From an optimization exercise on the open Yosys and OpenROAD flow, aimed at small area; shortcuts taken in it are not production practice. Function was checked by simulation only, so behaviour that the tests miss may differ from the original.

<file path="flow/config.mk">
export PLATFORM = sky130hd
export DESIGN_NAME = arithmeticUnit
export DESIGN_NICKNAME = arithmeticUnit
export VERILOG_FILES = /design/flow/design.v
export SDC_FILE = /design/flow/constraint.sdc
export NUM_CORES = 4
export LEC_CHECK = 0
export CAP_MARGIN = 20
export CORE_MARGIN = 2
export CORE_UTILIZATION = 40
export SLEW_MARGIN = 20
</file>
<file path="flow/constraint.sdc">
create_clock -name core_clock -period 25.0 [get_ports {clk}]
set_input_delay 5.0000 -clock core_clock [delete_from_list [all_inputs] [get_ports {clk}]]
set_output_delay 5.0000 -clock core_clock [all_outputs]
set_load 0.01 [all_outputs]
</file>
<file path="flow/design.v">
module arithmeticUnit (clk, reset, SW, HEX0, HEX1, HEX2, HEX3, HEX4, HEX5, LEDR);
	input clk;    
	input reset;  
	input [9:0] SW;
	output reg [6:0] HEX0, HEX1, HEX2, HEX3, HEX4, HEX5;
	output reg [9:0] LEDR;
	reg Clk;
	wire [1:0] in, operator;
	wire sign;
	assign in = SW[1:0];
	assign sign = SW[2];
	assign operator = SW[5:4];
	reg [8:0]intermediate_output;
	reg[7:0] divide_check;
	reg [1:0]curr_input, curr_op;  
	reg curr_sign;
	wire cout;
	reg [11:0] bcd;
	function [1:0] FullAdder;
    input a, b, cin;
    begin
		FullAdder[0] = a ^ b ^ cin;
		FullAdder[1] = (a & b) | (cin & (a ^ b));
		end
	endfunction
	function [7:0] Add;
		input [7:0] in1, in2;
		input cin;
		integer i;
		reg carry;
		reg [7:0] sum;
		begin
			carry = cin;
			for (i = 0; i < 8; i = i + 1) begin
            {carry, sum[i]} = FullAdder(in1[i], in2[i], carry);
        	end
		  Add = sum;
		end
	endfunction
	function [1:0] FullSubtractor;
    input a, b, bin;
    begin
        FullSubtractor[0] = a ^ b ^ bin;  
        FullSubtractor[1] = (~a & (b | bin)) | (b & bin);  
    end
	endfunction
	function [7:0] Subtract;
    input [7:0] in1, in2;
    input bin;
    integer i;
    reg borrow;
    reg [7:0] difference;
    begin
        borrow = bin;
        for (i = 0; i < 8; i = i + 1) begin
            {borrow, difference[i]} = FullSubtractor(in1[i], in2[i], borrow);
        end
        Subtract = difference;
    end
	endfunction
	function [8:0] AddWithSigns;
		input [8:0]	in1, in2;
		input cin;
		reg [8:0] sum;
		if ((in1[8] && in2[8]) || (!in1[8] && !in2[8])) begin
			sum[7:0] = Add(in1[7:0], in2[7:0], cin);
			sum[8] = in1[8];
		end else if (intermediate_output[7:0] > curr_input) begin  
			sum[7:0] = Subtract(in1[7:0], in2[7:0], 1'b0);
			sum[8] = in1[8];
		end else begin
			sum[8:0] = {~in1[8] ,Subtract(in2[7:0], in1[7:0],1'b0)};
		end
		AddWithSigns = sum;
	endfunction
	function [8:0] SubtractWithSigns;
		input [8:0]	in1, in2;
		input bin;
		reg [8:0] diff;
		if ((in1[8] && !in2[8]) || (!in1[8] && in2[8])) begin
			diff[7:0] = Add(in1[7:0], in2[7:0], 1'b0);
			diff[8] = in1[8];
		end else begin
			if (in1[7:0] > in2[7:0]) begin
				diff[7:0] = Subtract(in1[7:0], in2[7:0], 1'b0);
				diff[8] = in1[8];
			end else begin
				diff = {~in1[8] ,Subtract(in2[7:0], in1[7:0], 1'b0)};
			end
		end
		SubtractWithSigns = diff;
	endfunction
	function [2:0] Subtract3;
    input [2:0] in1, in2;
    input bin;
    integer i;
    reg borrow;
    reg [2:0] difference;
    begin
        borrow = bin;
        for (i = 0; i < 3; i = i + 1) begin
            {borrow, difference[i]} = FullSubtractor(in1[i], in2[i], borrow);
        end
        Subtract3 = difference;
    end
	endfunction
	function [7:0] Multiply;
		input [7:0] in1;
		input [7:0] in2;
		reg [7:0] add1, add2, add3, add4, add5, add6, add7, add8, out1, out2, out3, out4, out5, out6;
		begin
			add1 = {in2[0] & in1[7], in2[0] & in1[6], in2[0] & in1[5], in2[0] & in1[4], in2[0] & in1[3], in2[0] & in1[2], in2[0] & in1[1], in2[0] & in1[0]};
			add2 = {in2[1] & in1[6], in2[1] & in1[5], in2[1] & in1[4], in2[1] & in1[3], in2[1] & in1[2], in2[1] & in1[1], in2[1] & in1[0], 1'b0};
			add3 = {in2[2] & in1[5], in2[2] & in1[4], in2[2] & in1[3], in2[2] & in1[2], in2[2] & in1[1], in2[2] & in1[0], 2'b00};
			add4 = {in2[3] & in1[4], in2[3] & in1[3], in2[3] & in1[2], in2[3] & in1[1], in2[3] & in1[0], 3'b000};
			add5 = {in2[4] & in1[3], in2[4] & in1[2], in2[4] & in1[1], in2[4] & in1[0], 4'b0000};
			add6 = {in2[5] & in1[2], in2[5] & in1[1], in2[5] & in1[0], 5'b00000};
			add7 = {in2[6] & in1[1], in2[6] & in1[0], 6'b000000};
			add8 = {in2[7] & in1[0], 7'b0000000};
			out1 = Add(add1, add2, 1'b0);
			out2 = Add(out1, add3, 1'b0);
			out3 = Add(out2, add4, 1'b0);
			out4 = Add(out3, add5, 1'b0);
			out5 = Add(out4, add6, 1'b0);
			out6 = Add(out5, add7, 1'b0);
			Multiply = Add(out6, add8, 1'b0);
		end
	endfunction
	function [7:0] Divide;
		input [7:0] dividend;
		input [7:0] divisor;
		reg [7:0] divided;
		reg [7:0] quotient;
		reg append_out;
		integer i, j;
		begin
			quotient = 8'b00000000;
			divided = 8'b00000000;
			if (divisor == 8'b00000000) begin
				quotient = 8'b11111111;
			end else begin
				for (i = 7; i >= 0; i = i - 1) begin
                divided = {divided[6:0], dividend[i]};
                if (divided >=divisor) begin
                    quotient = {quotient[6:0], 1'b1};
                    divided = Subtract(divided, divisor, 1'b0);
                end else begin
                    quotient = {quotient[6:0], 1'b0};
                end
            end
			end
			Divide = quotient;
		end
	endfunction
	function [11:0] Shift_Add_3;
		 input [7:0] in;  
		 reg [11:0] temp_out;  
		 reg [7:0] shift;      
		 reg [3:0] units_out, tens_out, hundreds_out;
		 reg cunit, cten, chun;
		 integer i;
		 begin
			  temp_out = 12'b000000000000;  
			  shift = in;                   
			  for (i = 0; i < 7; i = i + 1) begin
					temp_out = {temp_out[10:0], shift[7]};
					shift = {shift[6:0], 1'b0};  
					if (temp_out[3] || (temp_out[2] && (temp_out[1] || temp_out[0]))) begin
						 {cunit, units_out} = Add(temp_out[3:0], 4'b0011, 1'b0);  
						 temp_out[3:0] = units_out;
					end
					if (temp_out[7] || (temp_out[6] && (temp_out[5] || temp_out[4]))) begin
						 {cten, tens_out} = Add(temp_out[7:4], 4'b0011, 1'b0);  
						 temp_out[7:4] = tens_out;
					end
					if (temp_out[11] || (temp_out[10] && (temp_out[9] || temp_out[8]))) begin
						 {chun, hundreds_out} = Add(temp_out[11:8], 4'b0011, 1'b0);  
						 temp_out[11:8] = hundreds_out;
					end
			  end
				temp_out = {temp_out[10:0], shift[7]};
				shift = {shift[6:0], 1'b0};
			   Shift_Add_3 = temp_out;
		 end
	endfunction
	function [6:0] bcd_to_hex;
		  input [3:0] bcd;
		  begin
				case (bcd)
					 4'b0000: bcd_to_hex = 7'b1000000;
					 4'b0001: bcd_to_hex = 7'b1111001;
					 4'b0010: bcd_to_hex = 7'b0100100;
					 4'b0011: bcd_to_hex = 7'b0110000;
					 4'b0100: bcd_to_hex = 7'b0011001;
					 4'b0101: bcd_to_hex = 7'b0010010;
					 4'b0110: bcd_to_hex = 7'b0000010;
					 4'b0111: bcd_to_hex = 7'b0111000;
					 4'b1000: bcd_to_hex = 7'b0000000;
					 4'b1001: bcd_to_hex = 7'b0010000;
					 default: bcd_to_hex = 7'b1111111;
				endcase
		  end
	endfunction
	reg [7:0] step, operations;
	reg [8:0] intermediate_output1, intermediate_output2;
	reg [3:0] intermediate_output1_start_idx, intermediate_output1_end_idx, intermediate_output2_start_idx, intermediate_output2_end_idx;
	reg start, err;
	reg [39:0] inputs;
	reg [4:0] input_signs;
	integer iterator;
	always@(posedge clk) begin
		if (reset) begin
			start = 0;
			err = 0;
			step = 8'b00000001;
			intermediate_output = 9'b100000000;
			HEX0 = bcd_to_hex(4'b0000);
			HEX1 = bcd_to_hex(4'b1111);
			HEX2 = bcd_to_hex(4'b1111);
			HEX3 = bcd_to_hex(4'b0000);
			HEX4 = bcd_to_hex(4'b0000);
			HEX5 = bcd_to_hex(4'b0000);
			LEDR = 10'b0000000000;
		end else if ((step[0] && step[2]) || err) begin
			inputs = 40'b0000000000000000000000000000000000000000;
			operations = 8'b00000000;
			input_signs = 5'b00000;
			start = 0;
			err = 0;
			step = 8'b00000001;
			intermediate_output = 9'b10000000;
			HEX0 = bcd_to_hex(4'b0000);
			HEX1 = bcd_to_hex(4'b1111);
			HEX2 = bcd_to_hex(4'b1111);
			HEX3 = bcd_to_hex(4'b0000);
			HEX4 = bcd_to_hex(4'b0000);
			HEX5 = bcd_to_hex(4'b0000);
			LEDR[0] = 0;
			LEDR[1] = 0;
			LEDR[2] = 0;
		end else if (!start) begin  
			curr_sign = sign;
			curr_input = in;
			intermediate_output = {curr_sign, 6'b000000, curr_input};
			input_signs = {input_signs[3:0], curr_sign};
			inputs = {inputs[39:8], {6'b000000,curr_input}};
			LEDR[1] = ~curr_sign;
			HEX0 = bcd_to_hex({2'b00, curr_input});
			HEX3 = bcd_to_hex({2'b00, curr_input});
			if (!curr_sign) begin
				HEX1 = 7'b0111111;
			end else begin
				HEX1 = 7'b1111111;
			end
			start = 1;
		end else begin
			step = Add(step, 8'b00000001, 1'b0);
			curr_op = operator;
			curr_input = in;
			curr_sign = sign;
			input_signs = {input_signs[3:0], curr_sign};
			inputs = {inputs[39:8], {6'b000000,curr_input}};
			operations = {operations[5:0], curr_op};
			if (!curr_sign) begin
				HEX1 = 7'b0111111;
			end else begin
				HEX1 = 7'b1111111;
			end
			HEX0 = bcd_to_hex(curr_input);
			if (curr_op == 2'b00) begin  
				intermediate_output = AddWithSigns(intermediate_output, {curr_sign, 6'b000000, curr_input}, 1'b0);
			end else if (curr_op == 2'b01) begin  
				intermediate_output = SubtractWithSigns(intermediate_output, {curr_sign, 6'b000000, curr_input}, 1'b0);
			end else if (curr_op == 2'b10) begin
				intermediate_output[8] = ~(intermediate_output[8] ^ curr_sign);
				intermediate_output[7:0] = Multiply(intermediate_output[7:0], {6'b000000, curr_input});
			end else if (curr_op == 2'b11) begin
				intermediate_output[8] = ~(intermediate_output[8] ^ curr_sign);
				divide_check = Divide(intermediate_output[7:0], {6'b000000 ,curr_input});
				intermediate_output[7:0] = divide_check;
				if (divide_check == 8'b11111111) begin
					intermediate_output = 8'b00000000;
					err = 1;
					LEDR[0] = 1;
				end
			end
			bcd = Shift_Add_3(intermediate_output[7:0]);
			HEX5 = bcd_to_hex(bcd[11:8]);
			HEX4 = bcd_to_hex(bcd[7:4]);
			HEX3 = bcd_to_hex(bcd[3:0]);
			if (!intermediate_output[7:0]) begin
				intermediate_output[8] = 1;
				LEDR[2] = 1;
			end else begin
				LEDR[2] = 0;
			end
			LEDR[1] = ~intermediate_output[8];
			if (err) begin
				HEX5 = 7'b0000110;
				HEX4 = 7'b0101111;
				HEX3 = 7'b0101111;
			end
		end
	end
endmodule
</file>
<file path="flow/run.sh">
#!/bin/bash
# synth_recipe.tcl (not shown) runs the flow's synth.tcl, then flattens the netlist and writes it again
# the make line also repeats each setting of config.mk as NAME=value (left out here)
make -C /OpenROAD-flow-scripts/flow DESIGN_CONFIG=/design/flow/config.mk WORK_HOME=/design/flow/orfs CLKGATE_MAP_FILE= SYNTH_SCRIPT=/design/flow/synth_recipe.tcl finish
</file>
**Port wiring**

Drawn at 4 px/µm.
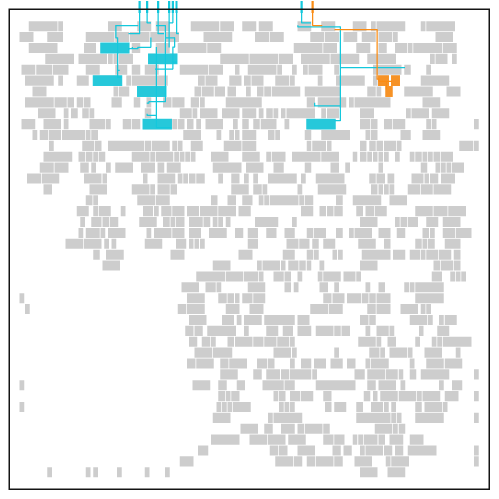
legend:
  cyan:
    port: HEX5
    bits: 7
    direction: output
    edge: top
    end_cells: 6
    buffers: 7
    wire: 200 µm
  orange:
    port: reset
    bits: 1
    direction: input
    edge: top
    end_cells: 3
    buffers: 1
    wire: 35.1 µm
I/O pins: 64
Buffers on Ports: 37

**Clock nets**

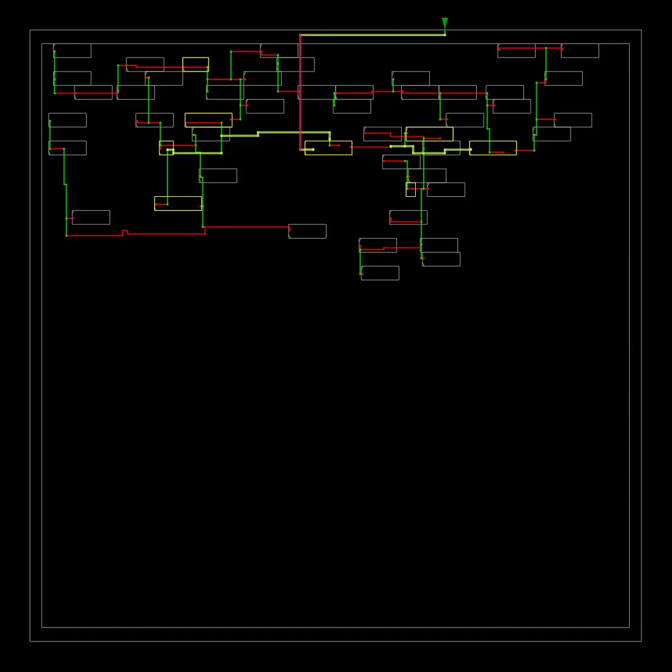
TritonCTS buffer count: 5
layout clock buffer count: 6

**Cells by drive strength**

Drawn at 6 px/µm.
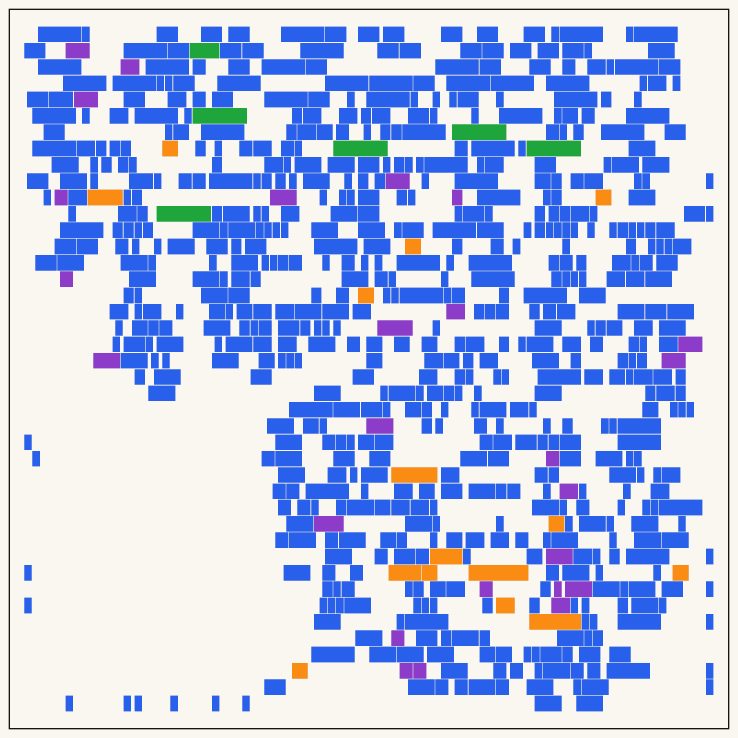
legend:
  green:
    size: _6 and larger
    cells: 6
    share: 0.87%
  purple:
    size: _2 cells
    cells: 25
    share: 3.6%
  orange:
    size: _3 and _4 cells
    cells: 15
    share: 2.2%
  blue:
    size: _0 and _1 cells
    cells: 645
    share: 93%

==> notes.md <==
outcome complete, no violations; top cell family by delay on the critical path compound AO/OA/AOI/OAI gates; Crit path depth 87; total congestion overflow 0; worst r2r path cells 86; crit path time final 23.26 ns; Post-CTS Hold Buffers 0; Compound-Gate Fraction of Synth Area 21.1%; initial drt markers 299; wl on met1 6540 µm; post-CTS sizing 0; Max Fclk 0.0430 GHz; crit path to HEX3[2]; Routed WL between 10000 and 15000 µm; initial antenna violation count 0; grt met2 use 33.5%; GR met1 Demand/Resource a little over a quarter; Clock transition at path regs approximately 0.060 ns; Mean Syn Cell Area 8.07 µm²; GRT Overall Usage 19.3%; combinational family with the most area after synthesis adder cells; die height between 100 and 150 µm; Final HPWL DP 10800 µm; per-cell routed wire length 15.9 µm; Req. time, crit path between 20 and 30 ns; final setup TNS 0 ns; synthesized area between 5000 and 6000 µm²; commonest cells after routing, fill and taps aside 91 x ha_1, 68 x inv_1, 58 x nor2_1; num rows 42; core area 13100 µm²; wire length on met3 448 µm; Area Overhead vs Synth 11.4%; setup slack, reg-to-reg 6.67 ns; Setup crit end kind flip-flop; Initial Util 40.7%; worst setup path start SW[0]; worst-path fanout max 22; DR vias 4719; reg-to-reg critical path startpoint intermediate_output[7]; clk sinks 42; critical path type in -> reg; vias per cell 5.44; asr flop ratio synth 0%; CP max stage delay 0.56 ns; grt peak-use layer met2; Distinct cells, synth 83; Chip Width 120 µm; clock buffer depth 2; commonest non-fill, non-tap cell in the layout ha_1; CTS tree yes; met3 Use GR 1.90%; RSZ-0062 raised after global routing false; # diodes 0; top_reg_cell synth dfxtp_1; max_cap viols 0; CP most frequent cell ha_1; Post-Layout Cell Count between 800 and 900; number of synthesized flops with an enable pin 0; post-CTS setup repair buffer count 0
**Clock wires, drivers and flops**

Drawn at 4 px/µm.
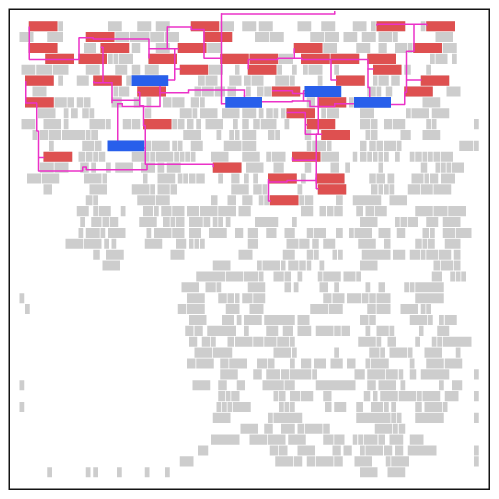
legend:
  red:
    item: flip-flops
    count: 42
  magenta:
    item: clock wires
    length: 544 µm
  blue:
    item: clock drivers
    count: 5
routed clock nets: 6
clock latency (worst-skew pair): 0.28 ns
Clock Skews: 0.00541 ns

**Sequential cells grouped by signal name**

Drawn at 6 px/µm. Other sequential cells in the stronger grey, the rest of the logic in the fainter grey.
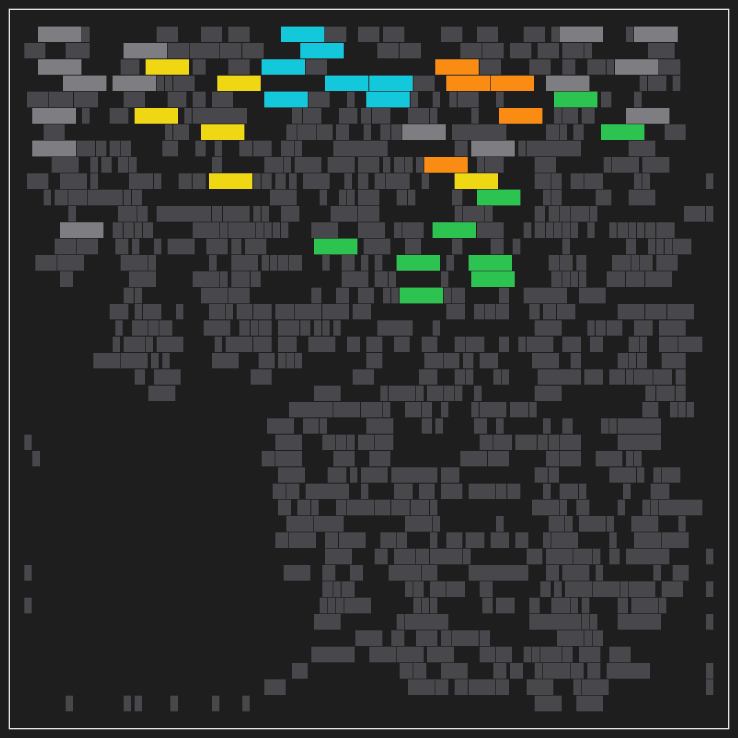
legend:
  cyan:
    name_in_the_netlist: HEX3
    flops: 7
    where: top middle
  orange:
    name_in_the_netlist: HEX0
    flops: 5
  yellow:
    name_in_the_netlist: HEX5
    flops: 6
  green:
    name_in_the_netlist: intermediate_output
    flops: 9
not coloured: 15
FF/Latch Area: 841 µm²
Seq area share: 14.1%

## synth_stat cells (all sizes together), types with 13 or more instances
cell type / instances / area share (%)
dfxtp: 42 / 16
o21ai: 29 / 2.7
buf: 27 / 3.6
inv: 69 / 4.8
ha: 91 / 21
mux2i: 20 / 3.8
a21oi: 37 / 3.6
clkbuf: 16 / 1.1
nor2: 58 / 4.1
nand2b: 16 / 1.9
xnor2: 13 / 2.1
nand2: 56 / 3.9
## layout make-up
| class | count | area (µm²) | share of cell area (%) |
|---|---|---|---|
| multi-input cells | 527 | 4060 | 68.2 |
| flip-flops and latches | 42 | 841 | 14.1 |
| repair buffers | 44 | 423 | 7.09 |
| inverters | 70 | 263 | 4.41 |
| well taps | 176 | 220 | 3.69 |
| clock buffers | 6 | 139 | 2.33 |
| clock inverters | 2 | 12.5 | 0.210 |
## worst min-delay path, cell delays in order, from the launching register on
cell and delay [ns]:
dfxtp_1 0.32, nand2_1 0.06, a21oi_1 0.05
## registers in the layout, summed over array words and instances, names as in the netlist
register / cells
intermediate_output: 9
step: 3
HEX1: 1
HEX0: 5
LEDR: 3
HEX3: 7
HEX5: 6
start: 1
HEX4: 7

==> afterwards: timing with drivers on the ports <==
No port has a modelled driver above. Below, the same layout with a new extraction and two added sets of constraints.
Step 1 sets driving cells, clkbuf_16 on the clock port and buf_2 on the other inputs (assumed; they add their load-dependent delay and slew).
Step 2 adds t to the input delays and takes it off the output delays; t is the mean of the earliest and latest rising clock arrival at the registers after step 1. Input paths then give back, and output paths get back, about the clock's delay inside the block.
a / b / c = ideal / step 1 / step 2; a / b = the first two.
t (ns): 0.311
setup WS [ns]: 1.744 / 1.740 / 1.429
worst setup path at the end: input to register
slew at the worst register clock pin (ns): 0.06 / 0.06
worst slew at a driven data input, ns: 0.04
After both steps this run still meets setup and hold. The setup slack of this run moves by -0.004 ns with the drivers and by -0.315 ns with both steps.
